From an optimization exercise on the open Yosys and OpenROAD flow, aimed at a short achievable clock period and few clock cycles; shortcuts taken in it are not production practice.
Function was checked by simulation only, so behaviour that the tests miss may differ from the original.
The series may have gaps, and a smaller design here may also do less where the tests do not look.
Power figures rest on the tool's default switching activity, not on a simulated workload.

### design/flow/design.v
module ALU
 #( parameter XLEN = 32
 )( input      [XLEN-1:0] s1
  , input      [XLEN-1:0] s2
  , input      [2:0]      op
  , input                 sub
  , input                 sra
  , output reg [XLEN-1:0] out
  , output                eq, lt, ltu
  );
    assign eq  = s1 == s2;
    assign lt  = $signed(s1) < $signed(s2);
    assign ltu = s1 < s2;
    localparam MAX_SHIFT = $clog2(XLEN);
    wire [MAX_SHIFT-1:0] shamt = s2[MAX_SHIFT-1:0];
    wire [XLEN-1:0] neg_s2 = {{XLEN{sub}}^s2} + { {(XLEN-1){1'b0}}, sub};
    always @* begin
        case (op)
          3'b000:   out = s1 + neg_s2;
          3'b001:   out = s1 << shamt;
          3'b101:   out = sra ? s1 >>> shamt : s1 >> shamt;
          3'b010:   out = {{XLEN-1{1'b0}}, lt};
          3'b011:  out = {{XLEN-1{1'b0}}, ltu};
          3'b100:   out = s1 ^ s2;
          3'b110:   out = s1 | s2;
          3'b111:   out = s1 & s2;
        endcase
    end
endmodule
module CSRs
 #( parameter XLEN = 32
 )( input                 clk, rstl
  , input      [11:0]     csr_addr
  , input                 csr_w
  , input                 exc_ecall, exc_break
  , input                 is_mret
  , input      [XLEN-1:0] pc_now
  , input      [XLEN-1:0] csr_din
  , output                trap_pc
  , output reg [XLEN-1:0] pc_trap
  , output reg [XLEN-1:0] csr_dout
 );
    wire [XLEN-1:0]
      mstatus
    , misa
    , mie
    , mip
    , mtvec
    , mcause
    ;
    reg [XLEN-1:0]
      mscratch
    , mepc
    , mtval
    ;
    localparam
      MSTATUS  = 'h300
    , MISA     = 'h301
    , MIE      = 'h304
    , MTVEC    = 'h305
    , MSCRATCH = 'h340
    , MEPC     = 'h341
    , MCAUSE   = 'h342
    , MTVAL    = 'h343
    , MIP      = 'h344
    ;
    reg mstatus_mie;
    assign mstatus = {19'b0, 2'b11, 7'b0, mstatus_mie, 3'b0};
    generate
        assign misa[XLEN-1:XLEN-2] = XLEN == 32  ? 1
                                   : XLEN == 64  ? 2
                                   : XLEN == 128 ? 3
                                   : 0;
        assign misa[XLEN-3:26] = 'b0;  
        genvar i;
        for (i = 0; i < 26; i = i+1) begin
            case ("A"+i)
            "I"     : assign misa[i] = 1;
            default : assign misa[i] = 0;
            endcase
        end
    endgenerate
    localparam
      MI_MSI = 3
    , MI_MTI = 7
    , MI_MEI = 11;
    reg mie_meie, mie_mtie, mie_msie;
    reg mip_meip, mip_mtip, mip_msip;
    assign mie = {{XLEN-12{1'b0}}, mie_meie, 3'b0, mie_mtie, 3'b0, mie_msie, 3'b0};
    assign mip = {{XLEN-12{1'b0}}, mip_meip, 3'b0, mip_mtip, 3'b0, mip_msip, 3'b0};
    reg [XLEN-1:2] mtvec_base;
    reg [1:0] mtvec_mode;
    assign mtvec = {mtvec_base, mtvec_mode};
    reg [XLEN-2:0] mcause_code;
    reg mcause_interr;
    assign mcause = {mcause_interr, mcause_code};
    wire is_int = 0; 
    wire is_exc = exc_ecall | exc_break;
    wire trap_exe = is_int | is_exc;
    wire trap_ret = is_mret;
    assign trap_pc = trap_exe | trap_ret;
    always @* begin
        pc_trap = {mtvec_base, 2'b0};
        if (trap_exe)
            if (is_int & mtvec_mode == 1)
                pc_trap = {mtvec_base, 2'b0} + mcause_code << 2;
            else
                pc_trap = {mtvec_base, 2'b0};
        if (trap_ret)
            pc_trap = mepc + 4;  
    end
    always @(posedge clk or negedge rstl) begin
      if (!rstl) begin
        mcause_interr <= 0;
        mcause_code   <= 0;
        mstatus_mie   <= 0;
      end
      else if (trap_exe) begin  
        mcause_interr <= is_int;
        if (mip_msip | exc_break) mcause_code <=  3;
        if (mip_mtip)             mcause_code <=  7;
        if (mip_meip | exc_ecall) mcause_code <= 11;
      end
      else if (csr_w)
        casez (csr_addr)
        MSTATUS: begin
            mstatus_mie <= csr_din[3];
        end
        MCAUSE: begin
            if (  (csr_din[XLEN-1])  && (
                    csr_din[XLEN-2:0] != 2  &&
                    csr_din[XLEN-2:0] != 6  &&
                    csr_din[XLEN-2:0] != 10 &&
                    csr_din[XLEN-2:0] <= 11)
               || (!csr_din[XLEN-1]) && (
                    csr_din[XLEN-2:0] != 10 &&
                    csr_din[XLEN-2:0] != 14 &&
                    csr_din[XLEN-2:0] <= 15 ))
            begin
                mcause_interr <= csr_din[XLEN-1];
                mcause_code   <= csr_din[XLEN-2:0];
            end
        end
        default: ;
        endcase
    end
    always @(posedge clk) begin
      if (trap_exe) begin  
        mepc <= pc_now;
      end
      else if (csr_w)
        casez (csr_addr)
        MISA: ;
        MTVEC: begin
            mtvec_base <= csr_din[XLEN-1:2];
            mtvec_mode <= csr_din[1:0] <= 1 ? csr_din[1:0] : 0;
        end
        MSCRATCH: mscratch <= csr_din;
        MEPC: mepc <= {csr_din[XLEN-1:1], 1'b0};
        MIE: begin
            mie_msie <= csr_din[MI_MSI];
            mie_mtie <= csr_din[MI_MTI];
            mie_meie <= csr_din[MI_MEI];
        end
        MIP: begin
            mip_msip <= csr_din[MI_MSI];
            mip_mtip <= csr_din[MI_MTI];
            mip_meip <= csr_din[MI_MEI];
        end
        MTVAL: mtval <= csr_din;
        default: ;
        endcase
    end
    always @* begin
        casez (csr_addr)
        'hF11: csr_dout = 'b0;  
        'hF12: csr_dout = 'b0;  
        'hF13: csr_dout = 'b0;  
        'hF14: csr_dout = 'b0;  
        MSTATUS : csr_dout = mstatus;
        MISA    : csr_dout = misa;  
        MIE     : csr_dout = mie;
        MTVEC   : csr_dout = mtvec;
        MSCRATCH: csr_dout = mscratch;
        MEPC    : csr_dout = mepc;
        MCAUSE  : csr_dout = mcause;
        MTVAL   : csr_dout = mtval;
        MIP     : csr_dout = mip;
        default: csr_dout = 'b0;
        endcase
    end
 endmodule
module CtrlUnit
 #( parameter XLEN = 32
 )( input  [XLEN-1:0] inst
  , output [2:0]      alu_op
  , output            alu_imm
  , output            alu_sub, alu_sra
  , output            rd_w
  , output            ld_upper, add_pc, jmp_reg
  , output            is_branch, is_jmp, is_load, is_store
  , output            is_fence, is_fencei, is_csr
  , output            is_mret
  , output            exc_ecall, exc_break
  , output            csr_zimm, csr_w, csr_set, csr_clr
 );
    wire [6:0]  opcode = inst[6:0];
    wire [2:0]  fn3    = inst[14:12];
    wire [6:0]  fn7    = inst[31:25];
    wire [11:0] fn12   = inst[31:20];
    wire [4:0]  rd     = inst[11:7];
    wire [4:0]  rs1    = inst[19:15];
    wire
      op_lui     = (7'b0110111 == opcode),
      op_auipc   = (7'b0010111 == opcode),
      op_opimm   = (7'b0010011 == opcode),
      op_op      = (7'b0110011 == opcode),
      op_jal     = (7'b1101111 == opcode),
      op_jalr    = (7'b1100111 == opcode),
      op_branch  = (7'b1100011 == opcode),
      op_load    = (7'b0000011 == opcode),
      op_store   = (7'b0100011 == opcode),
      op_miscmem = (7'b0001111 == opcode),
      op_system  = (7'b1110011 == opcode),
      inst_type_r = |{
        op_op
      },
      inst_type_i = |{
        op_jalr,
        op_load,
        op_opimm
      },
      inst_type_u = |{
        op_lui,
        op_auipc
      },
      inst_type_b = op_branch,
      inst_type_j = op_jal,
      inst_type_s = op_store;
    assign alu_op    = (is_jmp || is_load || is_store) ? 3'b000 : fn3;
    assign alu_imm   = |{inst_type_i, inst_type_s};
    assign alu_sub   = op_op && (fn3 == 3'b000) && (fn7 == 7'b0100000);
    assign alu_sra   = (op_op || op_opimm) &&
                       (fn3 == 3'b101) && (fn7 == 7'b0100000);
    assign rd_w      = |{
        inst_type_r, inst_type_i, inst_type_u, inst_type_j,
        is_csr
    };
    assign ld_upper  = op_lui;
    assign add_pc    = op_auipc;
    assign jmp_reg   = op_jalr && (fn3 == 3'b000);
    assign is_branch = inst_type_b;
    assign is_jmp    = |{op_jal, op_jalr};
    assign is_load   = op_load;
    assign is_store  = op_store;
    assign is_fence  = op_miscmem && (fn3 == 3'b000);  
    assign is_fencei = op_miscmem && (fn3 == 3'b001);  
    wire   is_priv   = op_system && rs1 == 0 && fn3 == 0 && rd == 0;
    assign exc_ecall = is_priv && fn12 == 12'b000000000000;
    assign exc_break = is_priv && fn12 == 12'b000000000001;
    assign is_mret   = is_priv && fn12 == 12'b001100000010;
    assign is_csr    = op_system && (fn3 != 3'b000);
    assign csr_zimm  = is_csr && fn3[2];
    assign csr_w     = is_csr && fn3[1:0] == 2'b01;
    assign csr_set   = is_csr && fn3[1:0] == 2'b10;
    assign csr_clr   = is_csr && fn3[1:0] == 2'b11;
endmodule
module IFU
 #( parameter XLEN = 32
 )( input      [XLEN-1:0] pc
  , input      is_branch, is_jmp, jmp_reg
  , input      eq, lt, ltu
  , input      [2:0] fn3
  , input      [XLEN-1:0] alu_out, b_imm, j_imm
  , output reg [XLEN-1:0] pc_ifu
 );
    wire ne  = ~eq;
    wire ge  = ~lt;
    wire geu = ~ltu;
    reg branch_taken;
    always @* begin  
        case (fn3)
            3'b000:   branch_taken = eq;
            3'b001:   branch_taken = ne;
            3'b100:   branch_taken = lt;
            3'b101:   branch_taken = ge;
            3'b110:   branch_taken = ltu;
            3'b111:   branch_taken = geu;
            default:           branch_taken = 0;
        endcase
    end
    always @* begin  
        if (is_jmp)
            pc_ifu = jmp_reg ? alu_out : pc + j_imm;
        else if (is_branch & branch_taken)
            pc_ifu = pc + b_imm;
        else
            pc_ifu = pc + 4;
    end
endmodule
module LSU
 #( parameter XLEN = 32
  , parameter MAX_BYTES = XLEN / 8
 )( input is_load, is_store
  , input [2:0] fn3
  , input [XLEN-1:0] mem_dout
  , output reg [MAX_BYTES-1:0] mem_r, mem_w
  , output reg [XLEN-1:0] load_data
 );
    always @* begin
        if (is_load)
            casez (fn3)
            3'b?00:   mem_r = 'b1;
            3'b?01:   mem_r = 'b11;
            3'b010:   mem_r = 'b1111;
            default:           mem_r = 'b0;
            endcase
        else
            mem_r = 'b0;
    end
    always @* begin
        if (is_store)
            case (fn3)
            3'b000:    mem_w = 'b1;
            3'b001:    mem_w = 'b11;
            3'b010:    mem_w = 'b1111;
            default:          mem_w = 'b0;
            endcase
        else
            mem_w = 'b0;
    end
    always @* begin
        case (fn3)
        3'b000: load_data = {{XLEN- 8{mem_dout[7]}}, mem_dout[7:0]};
        3'b001: load_data = {{XLEN-16{mem_dout[15]}},mem_dout[15:0]};
        3'b010: load_data = {{XLEN-32{mem_dout[31]}},mem_dout[31:0]};
        3'b100: load_data = {{XLEN- 8{1'b0}}, mem_dout[7:0]};
        3'b101: load_data = {{XLEN-16{1'b0}}, mem_dout[15:0]};
        default:      load_data = 'b0;
        endcase
    end
endmodule
module RegFile
 #( parameter XLEN = 32
 )( input clk, rd_w
  , input [4:0] rd, rs1, rs2
  , input [XLEN-1:0] rd_in
  , output [XLEN-1:0] rs1_out, rs2_out
 );
    reg [XLEN-1:0] reg_file [31:1];
    assign rs1_out = rs1 != 0 ? reg_file[rs1] : 0;
    assign rs2_out = rs2 != 0 ? reg_file[rs2] : 0;
    always @(posedge clk) begin
        if (rd_w & |rd)
            reg_file[rd] <= rd_in;
    end
endmodule
module CPU
 #( parameter XLEN = 32
 )( input clk, rstl
  , input  [XLEN-1:0] rom_data, mem_dout
  , output [XLEN-1:0] rom_addr, mem_din, mem_addr
  , output [XLEN/8-1:0] mem_r, mem_w
 );
    wire [XLEN-1:0] inst = rstl ? rom_data : 32'h00000013;
    reg  [XLEN-1:0] pc;
    wire [XLEN-1:0] i_imm, s_imm, u_imm, b_imm, j_imm;
    wire sign = inst[31];
    assign i_imm = {{(XLEN-11){sign}}, inst[30:20]};
    assign s_imm = {{(XLEN-11){sign}}, inst[30:25], inst[11:7]};
    assign u_imm = {sign, inst[30:12], 12'b0};
    assign b_imm = {{(XLEN-12){sign}}, inst[7], inst[30:25], inst[11:8], 1'b0};
    assign j_imm = {{(XLEN-20){sign}},
        inst[19:12], inst[20], inst[30:21], 1'b0};
    wire [2:0] fn3 = inst[14:12];
    wire [4:0] rs1 = inst[19:15];
    wire [4:0] rs2 = inst[24:20];
    wire [4:0] rd  = inst[11:7];
    wire [11:0] csr_addr = inst[31:20];
    wire rd_w, ld_upper, add_pc, jmp_reg;
    wire is_branch, is_jmp, is_load, is_store;
    wire exc_ecall, exc_break;
    wire is_mret;
    wire is_fence, is_fencei, is_csr;
    wire [XLEN-1:0] load_data;
    wire trap_pc;
    wire [XLEN-1:0] pc_ifu, pc_trap;
    reg  [XLEN-1:0] pc_next;
    wire [2:0] alu_op;
    wire alu_imm, alu_sub, alu_sra;
    wire eq, lt, ltu;
    wire [XLEN-1:0] rs1_out, rs2_out;
    wire [XLEN-1:0] alu_s1 = rs1_out;
    wire [XLEN-1:0] alu_s2 = alu_imm ? (is_store ? s_imm : i_imm) : rs2_out;
    wire [XLEN-1:0] alu_out;
    wire csr_zimm, csr_w, csr_set, csr_clr;
    wire [XLEN-1:0] csr_dout;
    wire [XLEN-1:0] csr_din = csr_zimm ? {{XLEN-5{1'b0}}, rs1} : rs1_out;
    reg [XLEN-1:0] rd_in;
    always @* begin  
        if      (ld_upper) rd_in = u_imm;
        else if (add_pc)   rd_in = pc + u_imm;
        else if (is_jmp)   rd_in = pc + 4;
        else if (is_load)  rd_in = load_data;
        else if (is_csr)
            if      (csr_set) rd_in = csr_dout | csr_din;
            else if (csr_clr) rd_in = csr_dout & ~csr_din;
            else              rd_in = csr_dout;
        else               rd_in = alu_out;
    end
    assign mem_addr = alu_out;  
    assign mem_din  = rs2_out;
    assign rom_addr = rstl ? pc_next : {XLEN{1'b0}};
    RegFile #(XLEN) regs
      (.clk(clk), .rd_w(rd_w),
       .rd(rd), .rs1(rs1), .rs2(rs2),
       .rd_in(rd_in), .rs1_out(rs1_out), .rs2_out(rs2_out));
    CtrlUnit #(XLEN) cu
      (.inst(inst),
       .alu_imm(alu_imm), .alu_op(alu_op),
       .alu_sub(alu_sub), .alu_sra(alu_sra),
       .rd_w(rd_w), .add_pc(add_pc), .ld_upper(ld_upper), .jmp_reg(jmp_reg),
       .is_branch(is_branch), .is_jmp(is_jmp),
       .is_load(is_load), .is_store(is_store),
       .is_fence(is_fence), .is_fencei(is_fencei), .is_csr(is_csr),
       .is_mret(is_mret),
       .exc_ecall(exc_ecall), .exc_break(exc_break),
       .csr_zimm(csr_zimm),
       .csr_w(csr_w), .csr_set(csr_set), .csr_clr(csr_clr));
    ALU #(XLEN) alu
      (.s1(alu_s1), .s2(alu_s2), .out(alu_out),
       .op(alu_op), .sub(alu_sub), .sra(alu_sra),
       .eq(eq), .lt(lt), .ltu(ltu));
    LSU #(XLEN) lsu
      (.is_load(is_load), .is_store(is_store), .fn3(fn3),
       .mem_dout(mem_dout), .mem_w(mem_w), .mem_r(mem_r),
       .load_data(load_data));
    IFU #(XLEN) ifu
      (.is_branch(is_branch), .is_jmp(is_jmp), .jmp_reg(jmp_reg),
       .eq(eq), .lt(lt), .ltu(ltu),
       .fn3(fn3), .alu_out(alu_out), .b_imm(b_imm), .j_imm(j_imm),
       .pc(pc), .pc_ifu(pc_ifu));
   CSRs #(XLEN) csr
     (.clk(clk), .rstl(rstl),
      .trap_pc(trap_pc), .pc_trap(pc_trap), .pc_now(pc),
      .csr_addr(csr_addr), .csr_w(csr_w),
      .exc_ecall(exc_ecall), .exc_break(exc_break),
      .is_mret(is_mret),
      .csr_din(csr_din), .csr_dout(csr_dout));
    always @*
        pc_next = trap_pc ? pc_trap : pc_ifu;
    always @(posedge clk or negedge rstl) begin
        if (!rstl)
            pc <= {XLEN{1'b0}};
        else
            pc <= pc_next;
    end
endmodule
### design/flow/run.sh
#!/bin/bash
# synth_recipe.tcl (not shown) runs the flow's synth.tcl, then flattens the netlist and writes it again
# the make line also repeats each setting of config.mk as NAME=value (left out here)
make -C /OpenROAD-flow-scripts/flow DESIGN_CONFIG=/design/flow/config.mk WORK_HOME=/design/flow/orfs CLKGATE_MAP_FILE= SYNTH_SCRIPT=/design/flow/synth_recipe.tcl finish
### design/flow/config.mk
export PLATFORM = sky130hd
export DESIGN_NAME = CPU
export DESIGN_NICKNAME = CPU
export VERILOG_FILES = /design/flow/design.v
export SDC_FILE = /design/flow/constraint.sdc
export NUM_CORES = 4
export LEC_CHECK = 0
export ABC_CLOCK_PERIOD_IN_PS = 6000
export CAP_MARGIN = 20
export CORE_MARGIN = 2
export CORE_UTILIZATION = 40
export PLACE_DENSITY = 0.6
export SETUP_SLACK_MARGIN = 4
export SLEW_MARGIN = 20
### design/flow/constraint.sdc
create_clock -name core_clock -period 12.0 [get_ports {clk}]
set_input_delay 2.4000 -clock core_clock [delete_from_list [all_inputs] [get_ports {clk}]]
set_output_delay 2.4000 -clock core_clock [all_outputs]
set_load 0.01 [all_outputs]
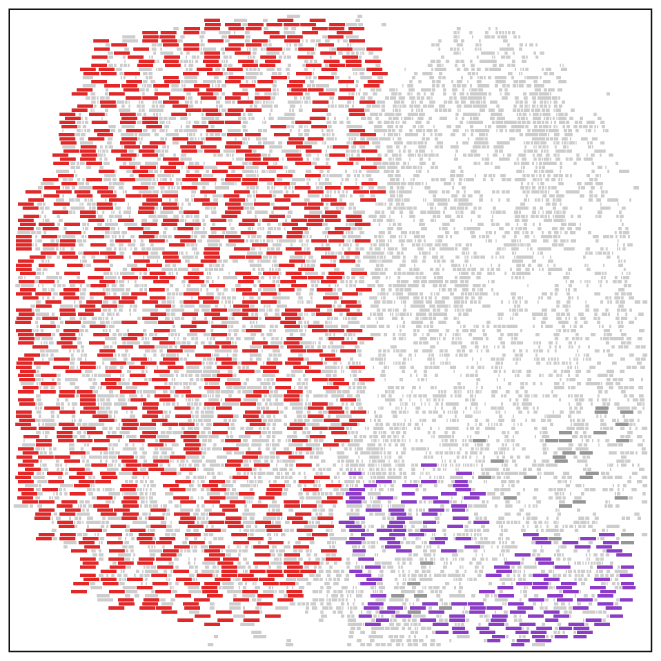
(run_1/blocks.png)
Drawn at 1.5 px/um.
| scope | color | sequential cells |
|---|---|---|
| `csr` | purple | 167 |
| `regs` | red | 992 |
not colored: 32

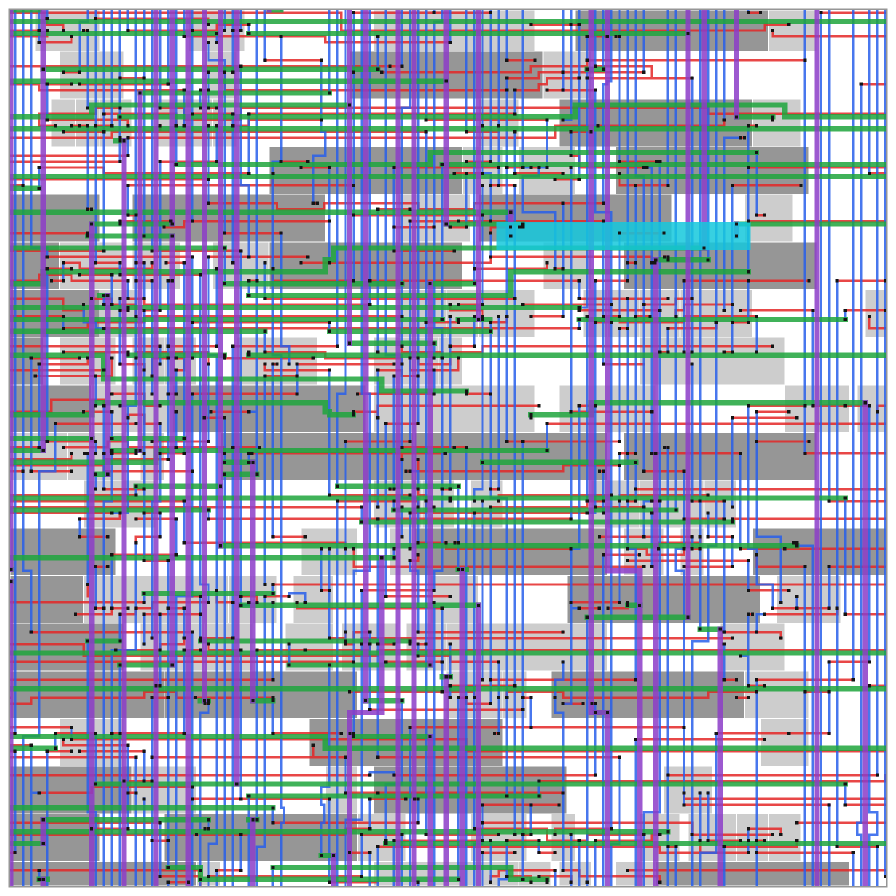
(run_1/closeup.png)
Window x 189 to 239, y 189 to 239 um. Cells in gray, sequential cells in the stronger gray; small squares are vias.
| layer | color |
|---|---|
| M4 | purple |
| M2 | blue |
| M1 | red |
| M5 | cyan |
| M3 | green |
sequential cells in the window: 27
cells with their middle in the window: 117
most frequent: edfxtp_1 (27), buf_4 (11)
netlist names of flops here include: `regs.reg_file` (27)

==> out/qor.yml, run 1 <==
run_status:
  status: "timing/DRC/antenna clean"
layout:
  n_clock_buffer: 166
  buffers: 994
  inverters: 151
  seq_share: 0.391
  finish.utilization: 0.509
  ff_latch_area_sq_mm: 0.0354
  nFillCells: 15700
  finalInstanceArea_sq_mm: 0.0906
  flops_and_latches: 1191
  diodes: 14
  largest_reg_flops: 992
  nonClkBufAreaFrac: 0.113
  final_nets: 7406
  area_growth_pct: 26.5
  clockNetworkAreaShare: 0.0486
  layout-drive-gt1-share: 0.259
synth:
  synth_edf_count: 1126
  synth_top_flop_cell: "edfxtp_1"
  async_reset_ff_frac: 0.0546
  synthXorXnorAreaFrac: 0.0209
  synth_nets: 6772
  synth_cells: 6519
  syn-cell-area_sq_mm: 0.0716
  synth_seq_area_share: 0.495
  avgSynthCellArea_sq_um: 11.0
  muxShareOfSynthArea: 0.102
  ys_top_cells_by_area: "edfxtp_1 47%, mux2i_1 6.1%, a21oi_1 3.4%, ha_1 3.2%, nor2_1 2.8%"
  synth_compound_area_frac: 0.206
  synth_top_cell_by_area: "edfxtp_1"
  synth_cell_types: 110
  ys_ff_latch: 1191
  yosysTopAreaCellShare: 0.472
  synth_adder_area_share: 0.0331
drt:
  ant_nets: 0
  wirelength_mm: 405
  wl_per_cell_um: 42.0
  drt_iter0_markers: 10800
  vias: 68700
  vias_per_cell: 7.13
timing:
  fin_crit_sh: 0.877
  relSlewSlack: 0.112
  timing.final.ws_setup_ns: 1.47
  hold_viol: 0
  worstMarginPinSlew_ns: 1.33
  period_needed_ns: 10.53
  fmax_mhz: 95.0
  fin_skew_ns: 0.0510
pwr:
  p_per_area_mw_per_mm2: 153
  peakVddDrop_mv: 0.156
floorplanning:
  taps: 2355
  core_area_sq_mm: 0.178
  fp.dieArea_sq_mm: 0.183
  io_pins: 170
worst_setup_path:
  slowest_stage: "o41a_4"
  cp_common_cell: "buf_6"
  crit_family: "compound AO/OA/AOI/OAI gates"
  r2r_cells: 34
  required_ns: 9.60
  worst-path-stages: 26
  arrival_ns: 8.13
  crit_type: "input port to primary output"
  reg2reg_slack_ns: 5.59
  regToRegStartpoint: "regs.reg_file[22][14]"
  max_stage_delay_ns: 0.62
  crit_path_start: "rom_data[23]"
  crit_buf_inv: 7
flow_run:
  drv_cap: 0
grt:
  grt_max_degree: 58
  grt_use_met2: 0.642
  grt_util_met1: 0.516
  busiest_layer: "met2"
  antenna_found_initial: 25
  grt.met3_usage: 0.129
  track_usage: 0.431
  overflow: 0
  grt_pass1_vias: 64500
  grt_pass1_wl_mm: 541
clocking:
  cts_tree: "done"
  clock_latency_ns: 0.86
  cts_made_buffers: 135
  cts_root_buf: "clkbuf_16"
  clkTransAtPathRegs_ns: 0.05
  h-tree-depth: 4
  clock-sinks: 1191
  postCtsHoldBufs: 0
placement:
  placed_area_sq_mm: 0.0798
  post-place-ws_ns: 0.145
worst_hold_path:
  hp-class: "flop to flop"
Testbench counts for the RTL of run 1, summed over its fixed seeds: cycles 59,060.
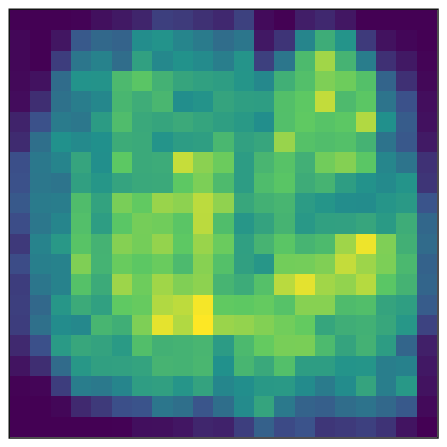
(run_1/route_heat.png)
Drawn at 1 px/um. 21 x 21 tiles, from dark purple (low) to yellow (high), scaled to the fullest tile. Values are wire area over tile area, all layers added.
densest ninth of the die: middle
tiles over half the peak: 57%
nearly empty tiles: 6.3%

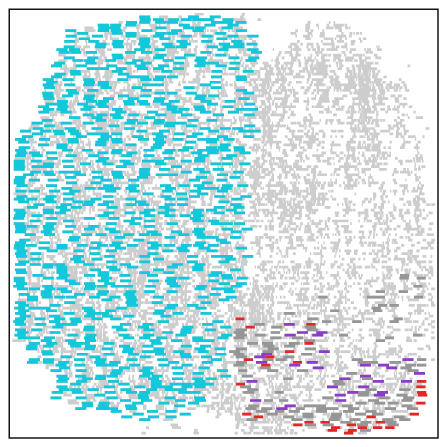
(run_1/ff_map.png)
Drawn at 1 px/um.
| name in the netlist | color | sequential cells |
|---|---|---|
| `csr.mcause_code` | red | 31 |
| `regs.reg_file` | cyan | 992 |
| `csr.mepc` | purple | 32 |
not colored: 136

==> run 1: worst min-delay path by stage <==
stage / end / from / depth (start not counted) / slack (ns)
2_1_floorplan: csr.mcause_code[2] / csr.mcause_code[2] / 1 / 0.47
3_3_place_gp: csr.mcause_code[2] / csr.mcause_code[2] / 1 / 0.48
3_5_place_dp: csr.mcause_code[2] / csr.mcause_code[2] / 1 / 0.49
4_1_cts: csr.mcause_code[2] / csr.mcause_code[2] / 1 / 0.50
5_1_grt: csr.mcause_code[17] / csr.mcause_code[17] / 1 / 0.53
6_report: csr.mcause_code[1] / csr.mcause_code[1] / 2 / 0.50
==> run 1: synth_stat cells, types with 104 or more instances <==
cell type,count
clkbuf_1,278
xnor2_1,104
o22ai_1,212
ha_1,183
o211ai_1,151
nand2_1,332
a21oi_1,482
edfxtp_1,1126
o221ai_1,157
inv_1,142
nor3_1,122
mux2_2,128
o21ai_0,307
a211oi_1,111
buf_2,106
nor2_1,536
mux2i_1,436
==> run 1: layer usage <==
metal | up-vias | wire length (um)
met5 | - | 256
met4 | 14 | 41700
met3 | 1742 | 51000
met2 | 6052 | 172000
met1 | 34000 | 140000
li1 | 26900 | -
==> run 1: what timing repair did <==
item / in CTS / in global routing
hold endpoints to repair: 0 / 0
endpoints found under the setup margin: 937 / 288
pin swaps: 200 / 108
buffers inserted: 200 / 53
gates resized for setup: 806 / 181
cloned: 23 / 5
==> run 1: cell usage in the layout, fill, tap and decap left out, types with 91 or more instances in the layout <==
master,count
xnor2_1,94
o21ai_0,239
o211ai_1,151
mux2_2,120
nor3_1,93
a21oi_1,429
edfxtp_1,1126
nand2_1,314
buf_6,123
ha_1,163
o22ai_1,198
nor2_1,478
o221ai_1,135
clkdlybuf4s50_1,91
clkbuf_16,145
inv_1,124
buf_4,602
mux2i_1,424
a22oi_1,91
==> run 1: where the power goes <==
part / internal [mW] / total [mW] / switching [mW]
sequential: 4.88 / 5.10 / 0.221
clock: 2.37 / 4.23 / 1.85
combinational: 1.60 / 4.53 / 2.93
==> run 1: metrics by stage <==
stage / hold WS (ns) / cells / power, mW
after floorplan: 0.465 / 6519 / 7.06
after global placement: 0.485 / 9086 / 8.97
after detailed placement: 0.489 / 9088 / 8.96
after CTS: 0.502 / 9558 / 13.5
after global routing: 0.527 / 9619 / 14.1
final: 0.498 / 9632 / 13.9
## Run 2: files that changed since run 1, shown whole
==> design/flow/design.v <==
module ALU
 ( input      [31:0] s1, s2
  , input      [2:0]  op
  , input             sub
  , output reg [31:0] out
 );
    wire lt  = $signed(s1) < $signed(s2);
    wire ltu = s1 < s2;
    wire [4:0] shamt = s2[4:0];
    always @* begin
        case (op)
        3'b000: out = sub ? s1 - s2 : s1 + s2;
        3'b001: out = s1 << shamt;
        3'b101: out = s1 >> shamt;       
        3'b010: out = {31'b0, lt};
        3'b011: out = {31'b0, ltu};
        3'b100: out = s1 ^ s2;
        3'b110: out = s1 | s2;
        default: out = s1 & s2;
        endcase
    end
endmodule
module CSRs
 ( input             clk, rstl
  , input      [11:0] csr_addr
  , input             csr_w         
  , input             trap          
  , input             exc_ecall
  , input      [31:0] pc_now
  , input      [31:0] csr_din
  , output reg [31:0] csr_dout
  , output     [31:0] trap_vec      
  , output     [31:0] mepc_out
 );
    localparam
      MSTATUS  = 12'h300
    , MISA     = 12'h301
    , MIE      = 12'h304
    , MTVEC    = 12'h305
    , MSCRATCH = 12'h340
    , MEPC     = 12'h341
    , MCAUSE   = 12'h342
    , MTVAL    = 12'h343
    , MIP      = 12'h344;
    reg        mstatus_mie;
    reg        mie_meie, mie_mtie, mie_msie;
    reg        mip_meip, mip_mtip, mip_msip;
    reg [31:2] mtvec_base;
    reg [1:0]  mtvec_mode;
    reg [31:0] mscratch, mepc, mtval;
    reg [30:0] mcause_code;
    reg        mcause_interr;
    assign trap_vec = {mtvec_base, 2'b00};
    assign mepc_out = mepc;
    wire mcause_ok =
        ( csr_din[31] && csr_din[30:0] != 2 && csr_din[30:0] != 6 &&
          csr_din[30:0] != 10 && csr_din[30:0] <= 11)
     || (!csr_din[31] && csr_din[30:0] != 10 && csr_din[30:0] != 14 &&
          csr_din[30:0] <= 15);
    always @(posedge clk or negedge rstl) begin
        if (!rstl) begin
            mcause_interr <= 1'b0;
            mcause_code   <= 31'b0;
            mstatus_mie   <= 1'b0;
        end else if (trap) begin
            mcause_interr <= 1'b0;
            if (exc_ecall | mip_meip) mcause_code <= 31'd11;
            else if (mip_mtip)        mcause_code <= 31'd7;
            else                      mcause_code <= 31'd3;
        end else if (csr_w) begin
            if (csr_addr == MSTATUS) mstatus_mie <= csr_din[3];
            if (csr_addr == MCAUSE && mcause_ok) begin
                mcause_interr <= csr_din[31];
                mcause_code   <= csr_din[30:0];
            end
        end
    end
    always @(posedge clk) begin
        if (trap)
            mepc <= pc_now;
        else if (csr_w) begin
            case (csr_addr)
            MTVEC: begin
                mtvec_base <= csr_din[31:2];
                mtvec_mode <= csr_din[1:0] <= 2'd1 ? csr_din[1:0] : 2'd0;
            end
            MSCRATCH: mscratch <= csr_din;
            MEPC:     mepc <= {csr_din[31:1], 1'b0};
            MIE: begin
                mie_msie <= csr_din[3];
                mie_mtie <= csr_din[7];
                mie_meie <= csr_din[11];
            end
            MIP: begin
                mip_msip <= csr_din[3];
                mip_mtip <= csr_din[7];
                mip_meip <= csr_din[11];
            end
            MTVAL:    mtval <= csr_din;
            default: ;
            endcase
        end
    end
    always @* begin
        case (csr_addr)
        MSTATUS:  csr_dout = {19'b0, 2'b11, 7'b0, mstatus_mie, 3'b0};
        MISA:     csr_dout = 32'h40000100;
        MIE:      csr_dout = {20'b0, mie_meie, 3'b0, mie_mtie, 3'b0, mie_msie, 3'b0};
        MTVEC:    csr_dout = {mtvec_base, mtvec_mode};
        MSCRATCH: csr_dout = mscratch;
        MEPC:     csr_dout = mepc;
        MCAUSE:   csr_dout = {mcause_interr, mcause_code};
        MTVAL:    csr_dout = mtval;
        MIP:      csr_dout = {20'b0, mip_meip, 3'b0, mip_mtip, 3'b0, mip_msip, 3'b0};
        default:  csr_dout = 32'b0;
        endcase
    end
endmodule
module CtrlUnit
 ( input  [31:0] inst
  , output [4:0]  rs1, rs2, rd
  , output [2:0]  fn3
  , output        uses_rs1, uses_rs2
  , output        rd_w           
  , output        use_imm        
  , output [2:0]  alu_op
  , output        alu_sub
  , output [31:0] imm            
  , output [31:0] tgt_imm        
  , output        use_k          
  , output        k_lui, k_auipc
  , output        is_branch, is_jal, is_jalr, is_load, is_store
  , output        is_ecall, is_ebreak, is_mret
  , output        is_csr, csr_w, csr_set, csr_clr, csr_zimm
 );
    wire [6:0] opcode = inst[6:0];
    assign fn3 = inst[14:12];
    wire [6:0]  fn7  = inst[31:25];
    wire [11:0] fn12 = inst[31:20];
    assign rd  = inst[11:7];
    assign rs1 = inst[19:15];
    assign rs2 = inst[24:20];
    wire op_lui    = opcode == 7'b0110111;
    wire op_auipc  = opcode == 7'b0010111;
    wire op_opimm  = opcode == 7'b0010011;
    wire op_op     = opcode == 7'b0110011;
    wire op_jal    = opcode == 7'b1101111;
    wire op_jalr   = opcode == 7'b1100111;
    wire op_branch = opcode == 7'b1100011;
    wire op_load   = opcode == 7'b0000011;
    wire op_store  = opcode == 7'b0100011;
    wire op_system = opcode == 7'b1110011;
    wire sign = inst[31];
    wire [31:0] i_imm = {{21{sign}}, inst[30:20]};
    wire [31:0] s_imm = {{21{sign}}, inst[30:25], inst[11:7]};
    wire [31:0] u_imm = {sign, inst[30:12], 12'b0};
    wire [31:0] b_imm = {{20{sign}}, inst[7], inst[30:25], inst[11:8], 1'b0};
    wire [31:0] j_imm = {{12{sign}}, inst[19:12], inst[20], inst[30:21], 1'b0};
    assign is_jalr   = op_jalr && fn3 == 3'b000;
    assign is_jal    = op_jal || (op_jalr && fn3 != 3'b000);
    assign is_branch = op_branch;
    assign is_load   = op_load;
    assign is_store  = op_store;
    wire is_priv = op_system && rs1 == 0 && fn3 == 0 && rd == 0;
    assign is_ecall  = is_priv && fn12 == 12'h000;
    assign is_ebreak = is_priv && fn12 == 12'h001;
    assign is_mret   = is_priv && fn12 == 12'h302;
    assign is_csr   = op_system && fn3 != 3'b000;
    assign csr_zimm = fn3[2];
    assign csr_w    = is_csr && fn3[1:0] == 2'b01;
    assign csr_set  = is_csr && fn3[1:0] == 2'b10;
    assign csr_clr  = is_csr && fn3[1:0] == 2'b11;
    assign rd_w = (op_op | op_jalr | op_load | op_opimm | op_lui | op_auipc | op_jal | is_csr)
                  && rd != 5'd0;
    assign uses_rs1 = !(op_lui | op_auipc | op_jal) && !(op_system && fn3[2]);
    assign uses_rs2 = op_op | op_store | op_branch;
    assign use_imm = op_opimm | op_load | op_store | op_jalr;
    assign alu_op  = (op_jal | op_jalr | op_load | op_store) ? 3'b000 : fn3;
    assign alu_sub = op_op && fn3 == 3'b000 && fn7 == 7'b0100000;
    assign imm     = op_store ? s_imm : op_lui ? u_imm : i_imm;
    assign tgt_imm = op_branch ? b_imm : op_auipc ? u_imm : j_imm;
    assign k_lui   = op_lui;
    assign k_auipc = op_auipc;
    assign use_k   = op_lui | op_auipc | op_jal | op_jalr;
endmodule
module IFU
 ( input      [31:0] pc4, tgt, jalr_tgt, trap_vec, mret_tgt
  , input             is_branch, taken, is_jal, is_jalr, is_trap, is_mret
  , output     [31:0] pc_next
 );
    assign pc_next = is_trap  ? trap_vec
                   : is_mret  ? mret_tgt
                   : is_jalr  ? jalr_tgt
                   : (is_jal || (is_branch && taken)) ? tgt
                   : pc4;
endmodule
module LSU
 ( input  [2:0]  fn3
  , input  [31:0] mem_dout
  , output reg [3:0]  rmask, wmask
  , output reg [31:0] load_data
 );
    always @* begin
        casez (fn3)
        3'b?00:  rmask = 4'b0001;
        3'b?01:  rmask = 4'b0011;
        3'b010:  rmask = 4'b1111;
        default: rmask = 4'b0000;
        endcase
        case (fn3)
        3'b000:  wmask = 4'b0001;
        3'b001:  wmask = 4'b0011;
        3'b010:  wmask = 4'b1111;
        default: wmask = 4'b0000;
        endcase
        case (fn3)
        3'b000:  load_data = {{24{mem_dout[7]}},  mem_dout[7:0]};
        3'b001:  load_data = {{16{mem_dout[15]}}, mem_dout[15:0]};
        3'b010:  load_data = mem_dout;
        3'b100:  load_data = {24'b0, mem_dout[7:0]};
        3'b101:  load_data = {16'b0, mem_dout[15:0]};
        default: load_data = 32'b0;
        endcase
    end
endmodule
module RegFile
 ( input clk, we
  , input [4:0] rd, rs1, rs2
  , input [31:0] rd_in
  , output [31:0] rs1_out, rs2_out
 );
    reg [31:0] rf [31:1];
    assign rs1_out = rs1 != 0 ? rf[rs1] : 32'b0;
    assign rs2_out = rs2 != 0 ? rf[rs2] : 32'b0;
    always @(posedge clk)
        if (we && rd != 0)
            rf[rd] <= rd_in;
endmodule
module CPU
 #( parameter XLEN = 32
 )( input clk, rstl
  , input  [XLEN-1:0] rom_data, mem_dout
  , output [XLEN-1:0] rom_addr, mem_din, mem_addr
  , output [XLEN/8-1:0] mem_r, mem_w
 );
    reg  [31:0] pc, pc4;
    wire [31:0] inst = rom_data;
    wire [4:0]  rs1, rs2, rd;
    wire [2:0]  fn3, alu_op;
    wire        uses1, uses2, rd_w, use_imm, alu_sub, use_k, k_lui, k_auipc;
    wire        is_br, is_jal, is_jalr, is_load, is_store, is_ecall, is_ebreak, is_mret;
    wire        is_csr, csr_w, csr_set, csr_clr, csr_zimm;
    wire [31:0] imm, timm;
    CtrlUnit cu
      (.inst(inst), .rs1(rs1), .rs2(rs2), .rd(rd), .fn3(fn3),
       .uses_rs1(uses1), .uses_rs2(uses2), .rd_w(rd_w),
       .use_imm(use_imm), .alu_op(alu_op), .alu_sub(alu_sub),
       .imm(imm), .tgt_imm(timm), .use_k(use_k),
       .k_lui(k_lui), .k_auipc(k_auipc),
       .is_branch(is_br), .is_jal(is_jal), .is_jalr(is_jalr),
       .is_load(is_load), .is_store(is_store),
       .is_ecall(is_ecall), .is_ebreak(is_ebreak), .is_mret(is_mret),
       .is_csr(is_csr), .csr_w(csr_w), .csr_set(csr_set),
       .csr_clr(csr_clr), .csr_zimm(csr_zimm));
    wire [31:0] op1, op2r, rd_in;
    RegFile regs
      (.clk(clk), .we(rstl && rd_w), .rd(rd), .rs1(rs1), .rs2(rs2),
       .rd_in(rd_in), .rs1_out(op1), .rs2_out(op2r));
    wire [31:0] op2 = use_imm ? imm : op2r;
    wire [31:0] alu_out;
    ALU alu (.s1(op1), .s2(op2), .op(alu_op), .sub(alu_sub), .out(alu_out));
    wire eq  = op1 == op2r;
    wire lt  = $signed(op1) < $signed(op2r);
    wire ltu = op1 < op2r;
    reg  taken;
    always @* begin
        case (fn3)
        3'b000:  taken = eq;
        3'b001:  taken = !eq;
        3'b100:  taken = lt;
        3'b101:  taken = !lt;
        3'b110:  taken = ltu;
        3'b111:  taken = !ltu;
        default: taken = 1'b0;
        endcase
    end
    wire [31:0] addr_sum = op1 + imm;
    wire [31:0] tgt      = pc + timm;
    wire        is_trap  = is_ecall | is_ebreak;
    wire [31:0] csr_din = csr_zimm ? {27'b0, rs1} : op1;
    wire [31:0] csr_dout, trap_vec, mepc;
    CSRs csr
      (.clk(clk), .rstl(rstl), .csr_addr(inst[31:20]),
       .csr_w(rstl && csr_w), .trap(rstl && is_trap), .exc_ecall(is_ecall),
       .pc_now(pc), .csr_din(csr_din), .csr_dout(csr_dout),
       .trap_vec(trap_vec), .mepc_out(mepc));
    wire [31:0] csr_res = csr_set ? (csr_dout | csr_din)
                        : csr_clr ? (csr_dout & ~csr_din) : csr_dout;
    wire [3:0]  rmask, wmask;
    wire [31:0] ld_data;
    LSU lsu (.fn3(fn3), .mem_dout(mem_dout), .rmask(rmask), .wmask(wmask),
             .load_data(ld_data));
    wire [31:0] kres = k_lui ? imm : k_auipc ? tgt : pc4;
    assign rd_in = use_k ? kres : is_load ? ld_data : is_csr ? csr_res : alu_out;
    wire [31:0] pc_next;
    IFU ifu
      (.pc4(pc4), .tgt(tgt), .jalr_tgt(addr_sum), .trap_vec(trap_vec),
       .mret_tgt(mepc + 32'd4),
       .is_branch(is_br), .taken(taken), .is_jal(is_jal), .is_jalr(is_jalr),
       .is_trap(is_trap), .is_mret(is_mret), .pc_next(pc_next));
    assign rom_addr = rstl ? pc_next : 32'b0;
    assign mem_addr = addr_sum;
    assign mem_din  = op2r;
    assign mem_w    = (rstl && is_store) ? wmask : 4'b0;
    assign mem_r    = is_load ? rmask : 4'b0;
    always @(posedge clk or negedge rstl) begin
        if (!rstl) begin
            pc  <= 32'b0;
            pc4 <= 32'd4;
        end else begin
            pc  <= pc_next;
            pc4 <= pc_next + 32'd4;
        end
    end
endmodule
==> design/flow/config.mk <==
export PLATFORM = sky130hd
export DESIGN_NAME = CPU
export DESIGN_NICKNAME = CPU
export VERILOG_FILES = /design/flow/design.v
export SDC_FILE = /design/flow/constraint.sdc
export NUM_CORES = 4
export LEC_CHECK = 0
export ABC_CLOCK_PERIOD_IN_PS = 2500
export CAP_MARGIN = 40
export CORE_MARGIN = 2
export CORE_UTILIZATION = 40
export PLACE_DENSITY = 0.6
export SETUP_SLACK_MARGIN = 5
export SLEW_MARGIN = 40
==> out/qor.yml, run 2 <==
synth:
  async_reset_ff_frac: 0.0778
  yosysWarnings: 5
  ys_ff_latch: 1221
  synth_seq_area_share: 0.503
  synth_top_flop_cell: "edfxtp_1"
  synth_edf_count: 1126
  ys_top_cells_by_count: "1126 x edfxtp_1, 437 x a21oi_1, 433 x mux4_2, 411 x nand2_1, 400 x nor2_1"
  synth_cell_types: 111
  yosysMostFrequentCell: "edfxtp_1"
  synth_top_cell_by_area: "edfxtp_1"
  synth_cells: 5767
  syn-cell-area_sq_mm: 0.0719
  yosysTopAreaCellShare: 0.470
  ys_top_cells_by_area: "edfxtp_1 47%, mux4_2 14%, ha_1 3.3%, dfrtp_1 3.3%, a21oi_1 3.0%"
  synth_nets: 6029
  avgSynthCellArea_sq_um: 12.5
clocking:
  clock_latency_ns: 0.83
  cts_root_buf: "clkbuf_16"
  clock-sinks: 1221
  cts_made_buffers: 134
  h-tree-depth: 4
  cts.path.max_buffers: 3
  clkTransAtPathRegs_ns: 0.06
  cts_tree: "done"
drt:
  ant_nets: 0
  route.detailed.drc: 0
  wirelength_mm: 393
  firstDrtPassIters: 8
  vias_per_cell: 6.91
  drt_iter0_markers: 9886
  wl_per_cell_um: 42.5
  vias: 63900
timing:
  period_needed_ns: 9.77
  fin_crit_sh: 0.814
  fin_skew_ns: 0.0545
  setup_violations: 0
  slew_violations: 0
  hold_viol: 0
  rsz0062_at_grt: "true"
  worstMarginPinSlew_ns: 1.06
  fin_setup_tns_ns: 0
  fmax_mhz: 102
  timing.final.ws_setup_ns: 2.23
  hold_ws_ns: 0.471
  relSlewSlack: 0.288
floorplanning:
  fp.dieArea_sq_mm: 0.183
  die_h_um: 428
  rows: 155
  io_pins: 170
  start_util: 0.403
  fp.dieW_um: 428
  core_area_sq_mm: 0.178
grt:
  antenna_found_initial: 12
  grt_max_degree: 67
  overflow: 0
  grt_pass1_wl_mm: 516
  track_usage: 0.411
  grt_pass1_vias: 60300
placement:
  hpwl_mm: 251
  placed_area_sq_mm: 0.0793
  gp_congestion: 1.06
  port-buffer-count: 169
  post-place-ws_ns: 0.777
  dp_cells: 8223
worst_setup_path:
  end_kind: "primary output"
  worstSetupStartpointType: "input port"
  cp_max_fo: 7
  required_ns: 9.60
  arrival_ns: 7.37
  crit_type: "input port to primary output"
  slowest_stage: "mux4_2"
  max_stage_delay_ns: 0.50
layout:
  finish.utilization: 0.554
  layout_commonest_cell: "edfxtp_1"
  final_nets: 7033
  area_growth_pct: 37.6
  nFillCells: 14500
  finalInstanceArea_sq_mm: 0.0989
  multi_input_area_sq_mm: 0.0395
  largest_reg_flops: 992
  ff_latch_area_sq_mm: 0.0362
  largest_register: "regs.rf"
  layout_common_cells: "1126 x edfxtp_1, 521 x buf_4, 433 x mux4_2"
  fin_cells: 9240
  layout-drive-gt1-share: 0.408
pwr:
  p_comb_frac: 0.393
  seq_cell_power_mw: 5.21
  p_int_mw: 9.76
  top_power_group: "combinational logic"
  total_power_mw: 15.4
  switching_power_mw: 5.67
  p_per_area_mw_per_mm2: 156
  seqPwrFrac: 0.338
  swShare: 0.368
  power_clock_mw: 4.15
  pwr-share-clk: 0.269
  peakVddDrop_mv: 0.138
  pg_comb_mw: 6.06
  leakagePower_nw: 36.1
flow_run:
  drv_cap: 0
worst_hold_path:
  hp-class: "flop to flop"
run_status:
  status: "timing/DRC/antenna clean"
Testbench counts for the RTL of run 2, summed over its fixed seeds: cycles 59,060.
run 2: changes by cell type after synthesis, sizes merged, moves of 43 or more:
cell,previous run,this run
mux4,66,433
o211ai,151,53
buf,219,166
clkbuf,278,231
nor2,536,406
a21oi,482,439
nand2,332,413
nand2b,78,35
a211oi,114,53
mux2i,437,217
o221ai,157,66
o22ai,212,63
run 2: path summary, 6_finish.rpt:
kind | startpoint | to | slack, ns | cells after the start
hold / removal | csr.mcause_code[3] | csr.mcause_code[3] | 0.47 | 2
min in group asynchronous | rstl | csr.mcause_code[1] | 1.58 | 1
setup reg to reg | regs.rf[31][15] | pc4[31] | 4.20 | 45
hold reg to reg | csr.mcause_code[3] | csr.mcause_code[3] | 0.47 | 2
setup / recovery | rom_data[15] | rom_addr[1] | 2.23 | 25
max in group asynchronous | rstl | pc4[5] | 9.22 | 2
run 2: logic make-up (layout without fill, tap and decap cells):
| logic type | Yosys count | count (layout) | share of synthesized area |
|---|---|---|---|
| AOI/OAI and AO/OA | 1540 | 1554 | 0.141 |
| xor gates and xnor gates | 130 | 130 | 0.0158 |
| adders and majority gates | 196 | 196 | 0.0345 |
| buffers and inverters | 573 | 1670 | 0.0347 |
| DFF | 1221 | 1221 | 0.503 |
| muxes | 740 | 740 | 0.180 |
| other | 1 | 7 | 0.0000522 |
| and+or+nand+nor | 1366 | 1367 | 0.0909 |
run 2: what timing repair did:
item	CTS	global route
gates resized for setup	1368	481
hold buffers	0	0
pin swaps	256	227
cloned	74	31
buffers inserted	491	169
setup endpoints to repair	1156	1119
run 2: final cells by class:
| cell class | count | share of cell area |
|---|---|---|
| Tap cell | 2355 | 0.0298 |
| Timing Repair Buffer | 1249 | 0.152 |
| Antenna cell | 6 | 0.000152 |
| Multi-Input combinational cell | 3988 | 0.399 |
| Timing Repair inverter | 1 | 0.0000886 |
| Clock inverter | 80 | 0.00855 |
| Sequential cell | 1221 | 0.366 |
| Clock buffer | 164 | 0.0357 |
| Inverter | 176 | 0.00820 |
run 2: per-layer routing:
metal	GRT usage	up-vias	share of wire
li1	-	24900	-
met1	0.508	32500	0.35
met2	0.615	5078	0.43
met3	0.106	1393	0.12
met4	0.321	4	0.10
met5	0	-	0.000071
run 2: critical path, delay by kind of cell:
family | cells | cell delay [ns]
compound gates | 7 | 1.60
simple gates | 7 | 1.19
mux | 2 | 0.66
fa+ha+maj | 1 | 0.25
buf+inv | 8 | 1.20
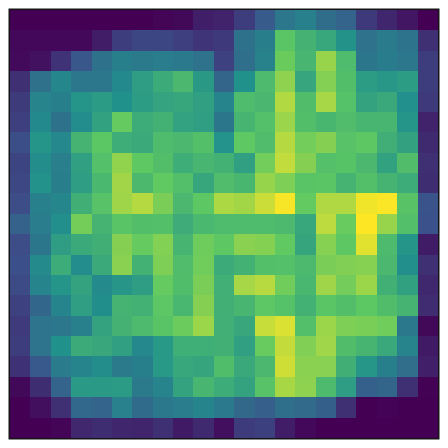
(run_2/route_heat.png)
Drawn at 1 px/um. 21 x 21 tiles, from dark purple (low) to yellow (high), scaled to the fullest tile. Values are wire area over tile area, all layers added.
tiles over half the peak: 59%
densest ninth of the die: middle
nearly empty tiles: 5.4%
fullest tile: 0.76
mean over tiles: 0.39

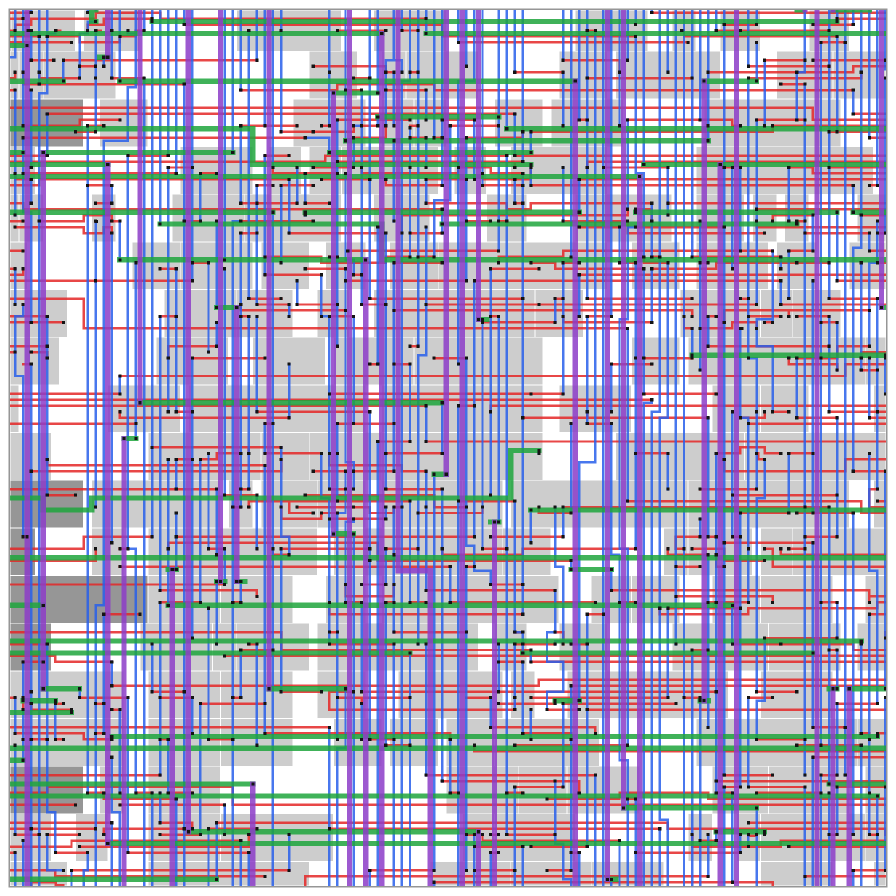
(run_2/closeup.png)
Window x 189 to 239, y 189 to 239 um. Cells in gray, sequential cells in the stronger gray; small squares are vias.
| layer | color |
|---|---|
| M1 | red |
| M4 | purple |
| M2 | blue |
| M3 | green |
most frequent: buf_6 (27), buf_4 (20)
sequential cells in the window: 1
cells with their middle in the window: 155
netlist names of flops here include: `regs.rf` (1)

[afterwards: timing with drivers on the ports]
In the flow no input, the clock included, has a driving cell. The finished layouts below were timed again as built, in two steps. Step 1 assumes that a clkbuf_16 drives the clock port and a buf_2 every other input. Step 2, shift: input delay + t, output delay - t, t = (earliest + latest rising clock arrival at the registers) / 2. This alone moves slack from input paths to output paths. Slacks: ideal / step 1 / step 2; pairs: ideal / step 1.
run	shift t [ns]	setup slack, ns	clock arrival spread, ns
run 1	0.925	1.473 / 1.232 / 1.232	0.051 / 0.051
run 2	0.897	2.233 / 1.720 / 1.086	0.055 / 0.055
After both steps every run listed still meets setup and hold. For run 2, which loses most, drivers alone change the setup slack by -0.513 ns; drivers and shift together by -1.147 ns.
